This design comes from an exercise in tuning for small area on the open sky130 flow, not from production work. Function was checked by simulation only, so behaviour that the tests miss may differ from the original. Not every run is shown, and edits may drop behaviour that the tests do not exercise. Power is estimated from default activity; no workload was simulated.

[design/flow/config.mk]
export PLATFORM = sky130hd
export DESIGN_NAME = processor
export DESIGN_NICKNAME = processor
export VERILOG_FILES = /design/flow/design.v
export SDC_FILE = /design/flow/constraint.sdc
export NUM_CORES = 4
export LEC_CHECK = 0
export CAP_MARGIN = 20
export CORE_MARGIN = 2
export CORE_UTILIZATION = 40
export SLEW_MARGIN = 20
[design/flow/constraint.sdc]
create_clock -name core_clock -period 7.0 [get_ports {clk}]
set_input_delay 1.4000 -clock core_clock [delete_from_list [all_inputs] [get_ports {clk}]]
set_output_delay 1.4000 -clock core_clock [all_outputs]
set_load 0.01 [all_outputs]
[design/flow/design.v]
`timescale 1ns/1ps
module processor(a,b,instruction,clk,rst,y);
    input [31:0] a,b;
    input [31:0] instruction;
    input clk, rst;
    wire [31:0] rs1, rs2;
    output [31:0] y;
    wire [31:0] rd;
    wire [4:0] rs1_address, rs2_address, rd_address;
    wire [6:0] opcode, p;
    wire [2:0] func;
    wire [3:0] cs;
    instruction_decoder id(instruction,opcode,clk,p,func,rs1_address,rs2_address,rd_address);
    register_bank rg(a,b,rs1_address,rs2_address,rd_address,rd,rs1,rs2,rst,clk);
    controller cn(p,func,cs);
    alu ar(rs1,rs2,cs,rd,y);
endmodule
`timescale 1ns/1ps
module instruction_decoder(instruction,opcode,clk,p,func,rs1_address,rs2_address,rd_address);
    input [31:0] instruction;
    input clk;
    output reg [6:0] opcode, p;
    output reg [2:0] func;
    output reg [4:0] rs1_address, rs2_address, rd_address;
    always@(instruction) begin
        opcode = instruction[6:0];
        p = instruction[31:25];
        func = instruction[14:12];
        rs1_address = instruction[19:15];
        rs2_address = instruction[24:20];
        rd_address = instruction[11:7];
    end
endmodule
`timescale 1ns/1ps
module register_bank (a,b,rs1_address,rs2_address,rd_address,rd,rs1,rs2,rst,clk);
    input [31:0] a,b,rd;
    input [4:0] rs1_address,rs2_address,rd_address;
    input rst,clk;
    output reg [31:0] rs1,rs2;
    always@(posedge clk) begin
        if(rst==0) begin
            rs1 <= (rs1_address==rs2_address) ? b : a;
            rs2 <= b;
        end
    end
endmodule
`timescale 1ns/1ps
module controller(p,func,cs);
    input [2:0] func;
    input [6:0] p;
    output reg [3:0] cs;
    always@(func,p) begin
        cs = {p[5],func};
    end
endmodule
`timescale 1ns/1ps
module alu(rs1,rs2,cs,rd,y);
    input [3:0] cs;
    output reg [31:0] y;
    input [31:0] rs1, rs2;
    output reg [31:0] rd;
    wire signed [31:0] sA = rs1;
    wire signed [31:0] sB = rs2;
    parameter
      ADD = 4'b0000,
      SUB = 4'b1000,
      SLL = 4'b0001,
      SLT = 4'b0010,
      SLTU = 4'b0011,
      XOR = 4'b0100,
      SRL = 4'b0101,
      SRA = 4'b1101,
      OR = 4'b0110,
      AND = 4'b0111;
    always@(cs,rs1,rs2) begin
    case(cs)
        ADD: begin
            rd = rs1+rs2;
            y=rd;
        end
        SUB: begin
            rd = rs1-rs2;
            y=rd;
        end
        SLL:begin
            rd = rs1 << rs2[4:0];
            y=rd;
        end
        SLT: begin
            rd = {31'd0,(sA < sB)};
            y=rd;
        end
        SLTU: begin
            rd = {31'd0,(rs1 < rs2)};
            y=rd;
        end
        XOR: begin
            rd = rs1 ^ rs2;
            y=rd;
        end
        SRL: begin
            rd = rs1 >> rs2[4:0];
            y=rd;
        end
        SRA: begin
            rd = sA >>> rs2[4:0];
            y=rd;
        end
        OR: begin
            rd = rs1 | rs2;
            y=rd;
        end
        AND: begin
            rd = rs1 & rs2;
            y=rd;
        end
        default: begin
            rd = 0; y=rd;
        end
    endcase
    end
endmodule
[design/flow/run.sh]
#!/bin/bash
# synth_recipe.tcl (not shown) runs the flow's synth.tcl, then flattens the netlist and writes it again
# the make line also repeats each setting of config.mk as NAME=value (left out here)
make -C /OpenROAD-flow-scripts/flow DESIGN_CONFIG=/design/flow/config.mk WORK_HOME=/design/flow/orfs CLKGATE_MAP_FILE= SYNTH_SCRIPT=/design/flow/synth_recipe.tcl finish
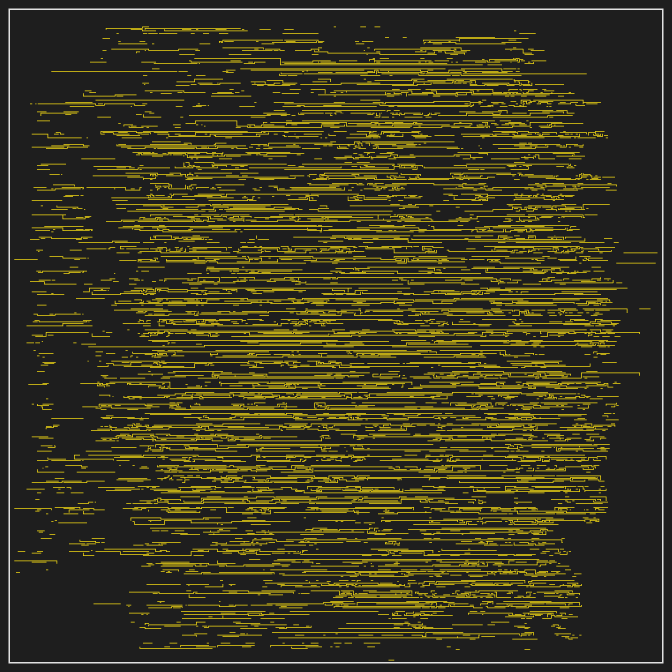
Run 1: metal 1
The layer carries 19500 um of wire. The layer holds 44% of the routed length.

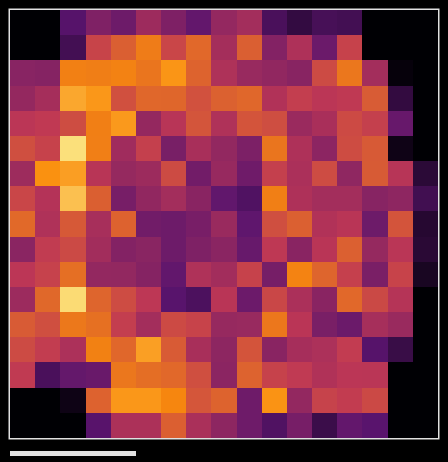
Run 1: local utilization
Scale bar: 50 um. The die is cut into 17 by 17 equal tiles; black is low, pale yellow is high, 0 to 100% covered.
10% of the tiles are nearly empty. The mean over all tiles is 43%. 4.5% of the tiles are over 75% full. The fullest tile reaches 93%.
Core Region: 26950 sq um
effective utilization at floorplan: 40.82%

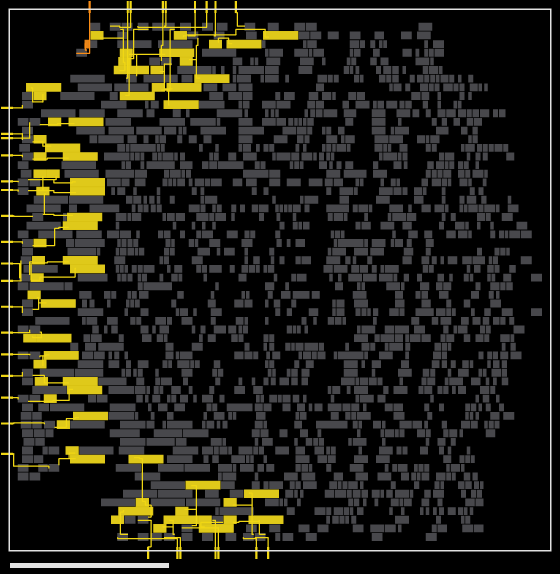
Run 1: nets reached from selected ports
Scale bar: 50 um.
Yellow shows b, bits 32, direction input, end cells 64, wire 809 um. Orange shows rst, bits 1, direction input, end cells 1, wire 20.1 um.

==> impl_summary.txt, run 1 <==
----------------------------------------------------
[Outcome]
  Run status ... finished clean

[Route]
  Top routing layer in use ... met5
  Remaining antenna violation count ... 0
  Post-detailed-routing wire length ... around 44000 um
  Count of vias placed by the detailed router ... 11660
  Post-DR vias/cell ... 6.469
  Length of routed met2 wiring ... roughly 19000 um
  Detailed-router iteration count before antenna repair ... 6
  Detailed route wirelength on metal3 ... between 4000 and 5000 um
  Post-DR wirelength/cell ... 24.57 um

[Yosys]
  Leading cell types by count after synthesis ... nor2_1 (189), a21oi_1 (145), ha_1 (98), inv_1 (91), o21ai_0 (86)
  Number of nets in the synthesized netlist ... 1590
  Largest family of logic cells by synthesized area ... compound AO/OA/AOI/OAI gates
  Register area share after synthesis ... approximately 17%
  Synthesized-area fraction occupied by xor and xnor cells ... ~1.3%
  Leading register cell type out of synthesis ... edfxtp_1
  Top-area cell type share of the netlist area ... between 15 and 20%
  Most numerous cell in the Yosys netlist ... nor2_1
  Cells after synthesis ... about 1400
  Compound-Gate Fraction of Synth Area ... between 20 and 30%
  Netlist Area Pre-Place ... 11000 sq um
  Adder-Cell Fraction of Synth Area ... 11.51%
  Area contributors post-synth ... edfxtp_1 (17%), ha_1 (11%), mux4_2 (8.0%)

[Global route]
  Grt total ovfl ... 0
  Most used routing layer ... met2
  Met2 usage ... a little under half
  Global-route met3 utilization ... about 5.9%
  Number of global-route vias before repair ... 10710
  Number of antenna violations at the first check in global routing ... 1

[Finish]
  Non-clock buffers, area share ... around 11%
  Non-Clock Inverter Count ... a little under 100
  Share of final-layout standard cells stronger than drive strength 1 ... 11.09%
  Final standard cell count with taps included and fillers excluded ... 1802
  Clock buf count ... 9
  Most frequent standard cell in the layout excluding fill and tap cells ... nor2_1
  Utilization of the core after routing ... between 40% and 50%
  Top library cells by usage in the layout, fill and taps aside ... nor2_1 (189), a21oi_1 (145), clkdlybuf4s50_1 (110)
  ANT cells ... 0
  Largest area class, layout ... multi-input gates
  Proportion of cell area occupied by registers ... 15.15%
  FF+latch count ... 64
  Clock distribution area overhead in the final layout ... around 2.2%
  Multi-input gate share of total cell area ... about two thirds
  Final nets ... 1654
  # fillers ... ~2700
  Synthesis-to-finish area growth ... 15.29%
  Multi-Input Combinational ... between 1000 and 1500
  Fin area ... 12680 sq um

[Pwr]
  Clock net power ... a little over 0.0004 W
  Int Pwr ... 0.001190 W
  Total sequential power ... around 0.00053 W
  Power density normalized to cell area ... roughly 170 nW/um^2
  Clock group share of total power ... around a fifth
  Biggest power consumer among the groups ... combinational logic
  Logic pwr share ... 56.1%
  Net switching component of the power ... 0.0009539 W
  Register share of total power ... 24.8%

[Critical path]
  Ordered list of cells on the worst path ... inv_1 -> fa_1 -> nor2b_1 -> o2111a_1 -> o31ai_1 -> o31a_1 -> o31ai_2 -> nor3_1 -> o31a_1 -> a211o_1 -> a211o_1 -> clkdlybuf4s50_1
  Crit Path Class ... flop to output pin
  Required time worst endpoint ... roughly 5600 ps
  Critical path arrival ... around 4800 ps
  Number of gates on the worst path with buffers counted ... 12
  Slowest cell on the critical path ... edfxtp_1
  Nature of the critical path startpoint ... flop
  Crit path buf inv count ... 2
  Top delay family on crit path ... compound AO/OA/AOI/OAI gates
  Worst setup path start ... rg.rs2[1]
  Crit path largest cell delay ... between 600 and 700 ps

[Clocking]
  Number of buffers created by CTS ... 9
  Worst-path clk slew ... approximately 60 ps
  CTS sink count ... 64
  Post-cts sizing count ... 0
  Number of levels in the clock H-tree ... 3
  Post-CTS setup buffer count ... 0
  Total of hold buffers inserted after clock tree synthesis ... 0
  CTS tree ... yes

[Floorplanning]
  Die Y-Extent ... ~170 um
  Standard-cell row count ... 60
  Die extent in x ... 169.8 um
  Top Ports ... 130

[Worst hold path]
  Worst hold path class ... primary input to flop
  Instance count along the most critical hold path ... 1
  Hold path startpoint ... b[1]
  End point of the worst hold path ... rg.rs2[1]

[Place]
  Number of cells in the design after placement ... ~1800
  Hpwl dp ... roughly 34000 um
  GPL Wtd Cong ... about 0.98
  Worst setup slack before clock tree synthesis ... approximately 960 ps

[STA]
  Final hold slack ... 1644 ps
  Relative slew slack ... about 38%
  Final critical-path required period ... ~6200 ps
  Final worst-path setup slack ... just under 800 ps
  Slew at the pin closest to its max-slew limit ... a little over 900 ps
  Setup TNS ... 0 ps
  Hold Fails Final Rpt ... 0
  Unrepaired setup endpoints after global routing ... no
  Achievable Freq ... roughly 0.16 GHz
  Pins Over Slew Limit ... 0

----------------------------------------------------
Run 1, placement by cell class:
Scale bar: 50 um.
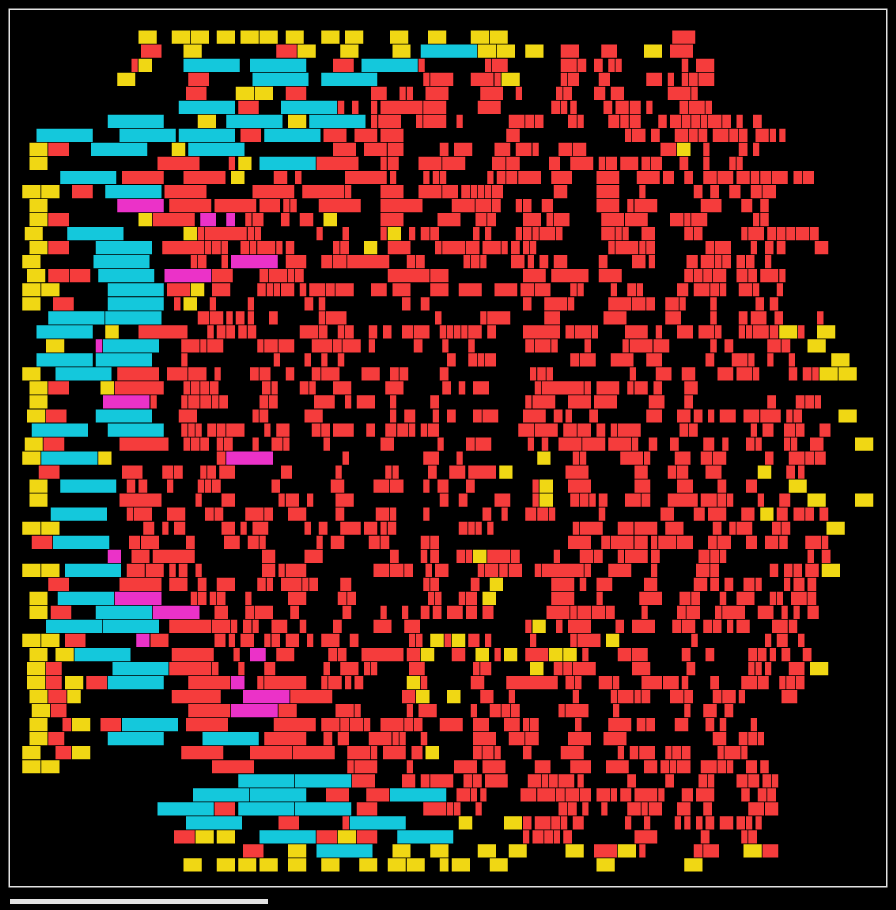

--- run 2 (changed files replaced; the others as in run 1) ---
==> design/flow/design.v <==
`timescale 1ns/1ps
module processor(a,b,instruction,clk,rst,y);
    input [31:0] a,b;
    input [31:0] instruction;
    input clk, rst;
    output [31:0] y;
    reg [31:0] r1, r2;
    always @(posedge clk) begin
        if (rst == 1'b0) begin
            r1 <= (instruction[19:15] == instruction[24:20]) ? b : a;
            r2 <= b;
        end
    end
    wire i30 = instruction[30];
    wire [2:0] f = instruction[14:12];
    wire op_add  = ~i30 & (f == 3'b000);
    wire op_sub  =  i30 & (f == 3'b000);
    wire op_sll  = ~i30 & (f == 3'b001);
    wire op_slt  = ~i30 & (f == 3'b010);
    wire op_sltu = ~i30 & (f == 3'b011);
    wire op_xor  = ~i30 & (f == 3'b100);
    wire op_srl  = ~i30 & (f == 3'b101);
    wire op_sra  =  i30 & (f == 3'b101);
    wire op_or   = ~i30 & (f == 3'b110);
    wire op_and  = ~i30 & (f == 3'b111);
    wire inv = i30 | (f[1] & ~f[2]);
    wire [31:0] bx = r2 ^ {32{inv}};
    wire [31:0] p = r1 ^ bx;
    wire [31:0] g = r1 & bx;
    wire [32:0] c;
    bk32 pre(.g(g), .p(p), .cin(inv), .c(c));
    wire [31:0] sum = p ^ c[31:0];
    wire sdiff = r1[31] ^ r2[31];
    wire lt_s = sdiff ? r1[31] : ~c[32];
    wire lt_u = sdiff ? r2[31] : ~c[32];
    wire [31:0] r1rev;
    genvar k;
    generate for (k = 0; k < 32; k = k + 1) begin : rv
        assign r1rev[k] = r1[31-k];
    end endgenerate
    wire [31:0] sx = op_sll ? r1rev : r1;
    wire fill = op_sra & r1[31];
    wire [4:0] sh = r2[4:0];
    wire [31:0] s0 = sh[0] ? {fill, sx[31:1]} : sx;
    wire [31:0] s1 = sh[1] ? {{2{fill}}, s0[31:2]} : s0;
    wire [31:0] s2 = sh[2] ? {{4{fill}}, s1[31:4]} : s1;
    wire [31:0] s3 = sh[3] ? {{8{fill}}, s2[31:8]} : s2;
    wire [31:0] sr = sh[4] ? {{16{fill}}, s3[31:16]} : s3;
    wire [31:0] srrev;
    generate for (k = 0; k < 32; k = k + 1) begin : rv2
        assign srrev[k] = sr[31-k];
    end endgenerate
    assign y = ({32{op_add | op_sub}} & sum)
             | ({32{op_xor}} & (r1 ^ r2))
             | ({32{op_or}}  & (r1 | r2))
             | ({32{op_and}} & (r1 & r2))
             | ({32{op_srl | op_sra}} & sr)
             | ({32{op_sll}} & srrev)
             | {31'd0, (op_slt & lt_s) | (op_sltu & lt_u)};
endmodule
module bk32(g, p, cin, c);
    input [31:0] g, p;
    input cin;
    output [32:0] c;
    wire [31:0] G0 = {g[31:1], g[0] | (p[0] & cin)};
    wire [31:0] P0 = p;
    wire [31:0] G1, P1, G2, P2, G3, P3, G4, P4, G5, P5;
    genvar i;
    generate for (i = 0; i < 32; i = i + 1) begin : l1
        if (i % 2 == 1) begin
            assign G1[i] = G0[i] | (P0[i] & G0[i-1]);
            assign P1[i] = P0[i] & P0[i-1];
        end else begin
            assign G1[i] = G0[i];
            assign P1[i] = P0[i];
        end
    end endgenerate
    generate for (i = 0; i < 32; i = i + 1) begin : l2
        if (i % 4 == 3) begin
            assign G2[i] = G1[i] | (P1[i] & G1[i-2]);
            assign P2[i] = P1[i] & P1[i-2];
        end else begin
            assign G2[i] = G1[i];
            assign P2[i] = P1[i];
        end
    end endgenerate
    generate for (i = 0; i < 32; i = i + 1) begin : l3
        if (i % 8 == 7) begin
            assign G3[i] = G2[i] | (P2[i] & G2[i-4]);
            assign P3[i] = P2[i] & P2[i-4];
        end else begin
            assign G3[i] = G2[i];
            assign P3[i] = P2[i];
        end
    end endgenerate
    generate for (i = 0; i < 32; i = i + 1) begin : l4
        if (i % 16 == 15) begin
            assign G4[i] = G3[i] | (P3[i] & G3[i-8]);
            assign P4[i] = P3[i] & P3[i-8];
        end else begin
            assign G4[i] = G3[i];
            assign P4[i] = P3[i];
        end
    end endgenerate
    generate for (i = 0; i < 32; i = i + 1) begin : l5
        if (i == 31) begin
            assign G5[i] = G4[i] | (P4[i] & G4[i-16]);
            assign P5[i] = P4[i] & P4[i-16];
        end else begin
            assign G5[i] = G4[i];
            assign P5[i] = P4[i];
        end
    end endgenerate
    wire [31:0] D1, D2, D3, D4;
    generate for (i = 0; i < 32; i = i + 1) begin : d1
        if (i == 23) assign D1[i] = G5[i] | (P5[i] & G5[15]);
        else assign D1[i] = G5[i];
    end endgenerate
    generate for (i = 0; i < 32; i = i + 1) begin : d2
        if (i % 8 == 3 && i > 8) assign D2[i] = D1[i] | (P5[i] & D1[i-4]);
        else assign D2[i] = D1[i];
    end endgenerate
    generate for (i = 0; i < 32; i = i + 1) begin : d3
        if (i % 4 == 1 && i > 4) assign D3[i] = D2[i] | (P5[i] & D2[i-2]);
        else assign D3[i] = D2[i];
    end endgenerate
    generate for (i = 0; i < 32; i = i + 1) begin : d4
        if (i % 2 == 0 && i > 1) assign D4[i] = D3[i] | (P5[i] & D3[i-1]);
        else assign D4[i] = D3[i];
    end endgenerate
    assign c = {D4, cin};
endmodule
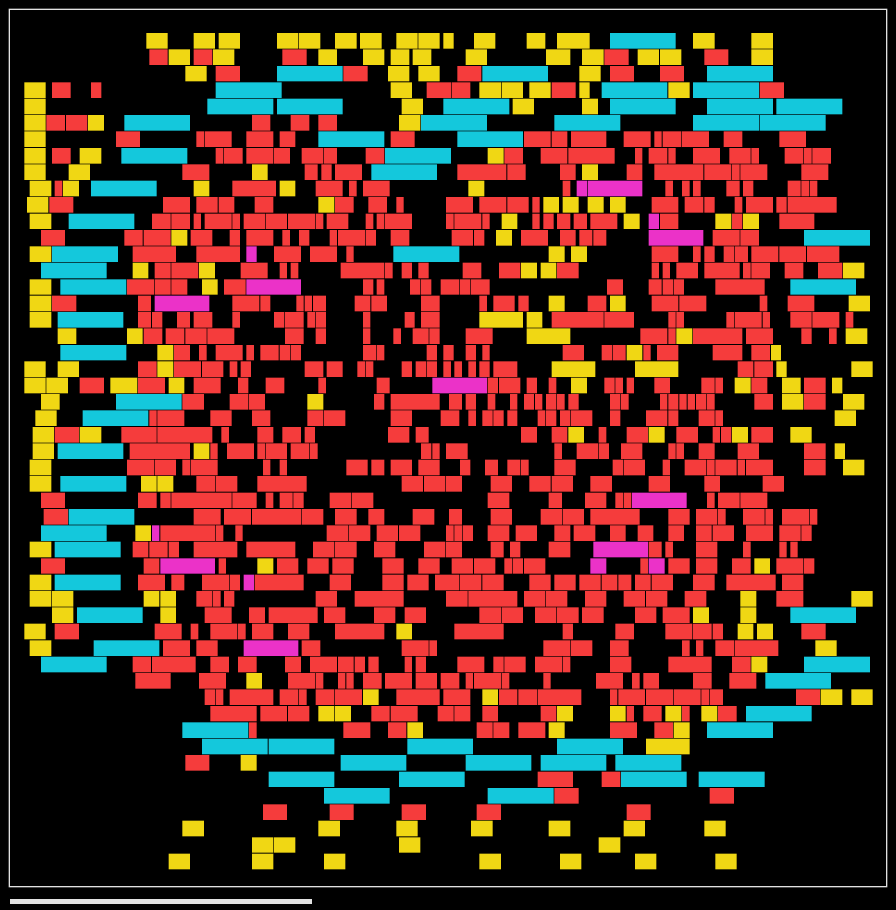
Run 2: placement by cell class
Scale bar: 50 um.
Cyan shows registers, cells 64, share of their area 19%. Yellow shows remaining buffers and delay cells, cells 187, share of their area 17%. Red shows remaining logic cells, cells 689, share of their area 61%. Magenta shows clock drivers and dummy loads, cells 16, share of their area 2.7%.

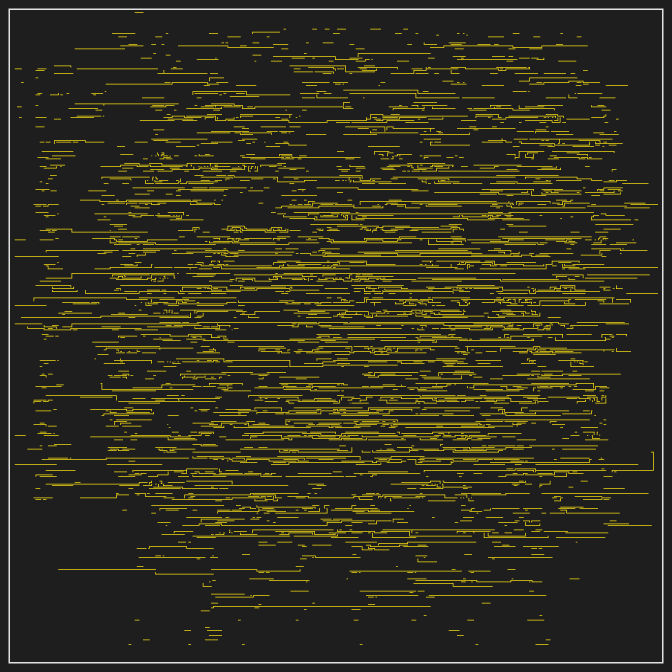
Run 2: metal 1
post-detailed-routing wire length: 24390 um
count of vias placed by the detailed router: 6924
met1 Track Usage GR: 29.89%

==> run 2 against run 1 <==
  * Now fails the layout checks on negative setup slack
  * Sequential share of layout area up 3.6 points
  * Combinational power down 25%
  * Routed wire length down 45%
  * Count of clock-buffer cells in the layout unchanged
  * Clock power about the same
  * Via count down 41%
  * Highest routed layer is now met4
  * Hold slack worse by 15 ps
  * Area after synthesis down 28%
==> impl_summary.txt, run 2 <==
----------------------------------------------------
[Critical path]
  Crit path buf inv count ... 3 (+1)
  Nature of the critical path startpoint ... primary input
  Ordered list of cells on the worst path ... buf_8 -> a21oi_4 -> buf_12 -> xnor2_2 -> ha_1 -> and4_1 -> a221o_1 -> a311oi_1 -> a21bo_2 -> a311o_1 -> o41a_1 -> nand3_1 -> and2_4 -> fa_2 -> xnor2_2 -> a222oi_1 -> o21ai_1 -> a211o_1 -> buf_2
  Crit Path Class ... primary input to output pin
  Top delay family on crit path ... compound AO/OA/AOI/OAI gates
  Crit path largest cell delay ... 440 ps (-230 ps)
  Critical path arrival ... 5640 ps (+830 ps)
  Crit path top cell by count ... xnor2_2
  Slowest cell on the critical path ... o41a_1
  Worst setup path start ... instruction[13]
  Required time worst endpoint ... 5600 ps (about the same)
  Number of gates on the worst path with buffers counted ... 19 (+7)

[Finish]
  Top library cells by usage in the layout, fill and taps aside ... clkdlybuf4s50_1 (94), ha_1 (92), mux2i_1 (91)
  Share of final-layout standard cells stronger than drive strength 1 ... 19.67% (+8.6 points)
  Utilization of the core after routing ... 52.50% (+5.4 points)
  Clock buf count ... 9 (unchanged)
  Multi-Input Combinational ... 616 (-46%)
  Non-clock buffers, area share ... 16.72% (+5.6 points)
  Fin area ... 10250 sq um (-19%)
  Non-Clock Inverter Count ... 73 (-26%)
  Most frequent standard cell in the layout excluding fill and tap cells ... clkdlybuf4s50_1
  Largest area class, layout ... multi-input gates
  ANT cells ... 0 (unchanged)
  Synthesis-to-finish area growth ... 28.56%
  Number of ordinary and repair buffers in the finished layout ... between 150 and 200
  Proportion of cell area occupied by registers ... 18.75% (+3.6 points)
  Multi-input gate share of total cell area ... 56.05% (-9.3 points)
  # fillers ... 1860 (-30%)
  FF+latch count ... 64 (unchanged)
  Final standard cell count with taps included and fillers excluded ... 1221 (-32%)
  Clock distribution area overhead in the final layout ... 2.575% (+0.41 points)
  Final nets ... 1159 (-30%)

[Yosys]
  Cells after synthesis ... 808 (-42%)
  Leading cell types by count after synthesis ... ha_1 (94), mux2i_1 (92), inv_1 (70), edfxtp_1 (64)
  Top-area cell type share of the netlist area ... 24.10% (+6.6 points)
  Area contributors post-synth ... edfxtp_1 (24%), ha_1 (15%), mux2i_1 (12%)
  Register area share after synthesis ... 24.10% (+6.6 points)
  Largest family of logic cells by synthesized area ... multiplexers
  Adder-Cell Fraction of Synth Area ... 18.77% (+7.3 points)
  Number of nets in the synthesized netlist ... 1016 (-36%)
  Share of synthesized area spent on multiplexers ... around 20%
  Most numerous cell in the Yosys netlist ... ha_1
  Syn avg cell area ... 9.869 sq um
  Number of flops mapped to enable cells by yosys ... 64
  Netlist Area Pre-Place ... 7974 sq um (-28%)
  Leading register cell type out of synthesis ... edfxtp_1
  Compound-Gate Fraction of Synth Area ... 18.42% (-9.9 points)

[Pwr]
  Int Pwr ... 0.001139 W (-4.3%)
  Total sequential power ... 0.000514 W (-3%)
  Logic pwr share ... 49.2% (-6.9 points)
  Biggest power consumer among the groups ... combinational logic
  Power density normalized to cell area ... 177.7 nW/um^2 (+5.1%)
  Clock group share of total power ... 22.6% (+3.4 points)
  Net switching component of the power ... 0.0006822 W (-28%)
  Register share of total power ... 28.2% (+3.4 points)
  Clock net power ... 0.000412 W (about the same)

[STA]
  Pins Over Slew Limit ... 0 (unchanged)
  Slew at the pin closest to its max-slew limit ... 876.4 ps (-55.32 ps)
  Final hold slack ... 1628 ps (-15.49 ps)
  Finish-stage setup viols ... 1
  Final critical-path required period ... 7043 ps (+830.7 ps)
  Achievable Freq ... 0.1420 GHz (-12%)
  Relative slew slack ... 41.51% (+3.6 points)
  Hold Fails Final Rpt ... 0 (unchanged)
  Final worst-path setup slack ... -42.97 ps (-830.7 ps)
  Setup TNS ... -42.97 ps (-42.97 ps)
  Period utilisation layout ... 100.6%

[Clocking]
  Number of buffers created by CTS ... 9 (unchanged)
  Number of levels in the clock H-tree ... 3 (unchanged)
  Worst-path clk slew ... 60 ps (about the same)
  Total of hold buffers inserted after clock tree synthesis ... 0 (unchanged)
  Post-cts sizing count ... 53 (+53)
  Post-CTS setup buffer count ... 3 (+3)
  CTS sink count ... 64 (unchanged)
  CTS tree ... yes

[Worst hold path]
  Hold path startpoint ... b[16]
  End point of the worst hold path ... r2[16]
  Worst hold path class ... primary input to flop
  Instance count along the most critical hold path ... 1 (unchanged)

[Floorplanning]
  Effective utilization at floorplan ... 40.84% (about the same)
  Core Region ... 19530 sq um (-28%)
  Standard-cell row count ... 51 (-15%)
  Die extent in x ... 145.2 um (-15%)
  Die Y-Extent ... 145.2 um (-15%)
  Top Ports ... 130 (unchanged)

[Route]
  Post-DR wirelength/cell ... 19.98 um (-19%)
  Top routing layer in use ... met4
  Length of routed met2 wiring ... 11750 um (-38%)
  Detailed-router iteration count before antenna repair ... 5 (-1)
  Remaining antenna violation count ... 0 (unchanged)
  Post-DR vias/cell ... 5.671 (-12%)
  Detailed route wirelength on metal3 ... 1390 um (-68%)

[Outcome]
  Layout check fault list ... negative setup slack
  Run status ... complete, but fails checks

[Global route]
  Grt total ovfl ... 0 (unchanged)
  Met2 usage ... 37.67% (-7.7 points)
  Most used routing layer ... met2
  Number of antenna violations at the first check in global routing ... 0 (-1)
  Number of global-route vias before repair ... 6812 (-36%)
  Global-route met3 utilization ... 4.182% (-1.7 points)

[Place]
  Hpwl dp ... 18840 um (-45%)
  Number of cells in the design after placement ... 1197 (-33%)
  Worst setup slack before clock tree synthesis ... -973.2 ps (-1931 ps)
  GPL Wtd Cong ... 0.9837 (+0.63%)

----------------------------------------------------

-- afterwards: timing with drivers on the ports --
No port has a modelled driver above. Below, the same layouts with a new extraction and two added sets of constraints. Step 1, drivers: a clkbuf_16 drives clk and a buf_2 each remaining input, both assumed. Step 2 moves the port delays by t, midway between the first and last clock arrival at a register: inputs arrive t later, outputs are due t later. That takes back most of the time a late clock gives input paths. a / b / c = no drivers / after step 1 / after step 2; a / b = the first two.
run | shift t [ns] | setup slack, ns | clock arrival spread, ns
run 1 | 0.379 | 0.788 / 0.742 / 0.813 | 0.006 / 0.005
run 2 | 0.393 | -0.043 / -0.081 / -0.081 | 0.003 / 0.003
The setup slack of run 2, which loses most, moves by -0.038 ns with the drivers and by -0.038 ns with both steps.
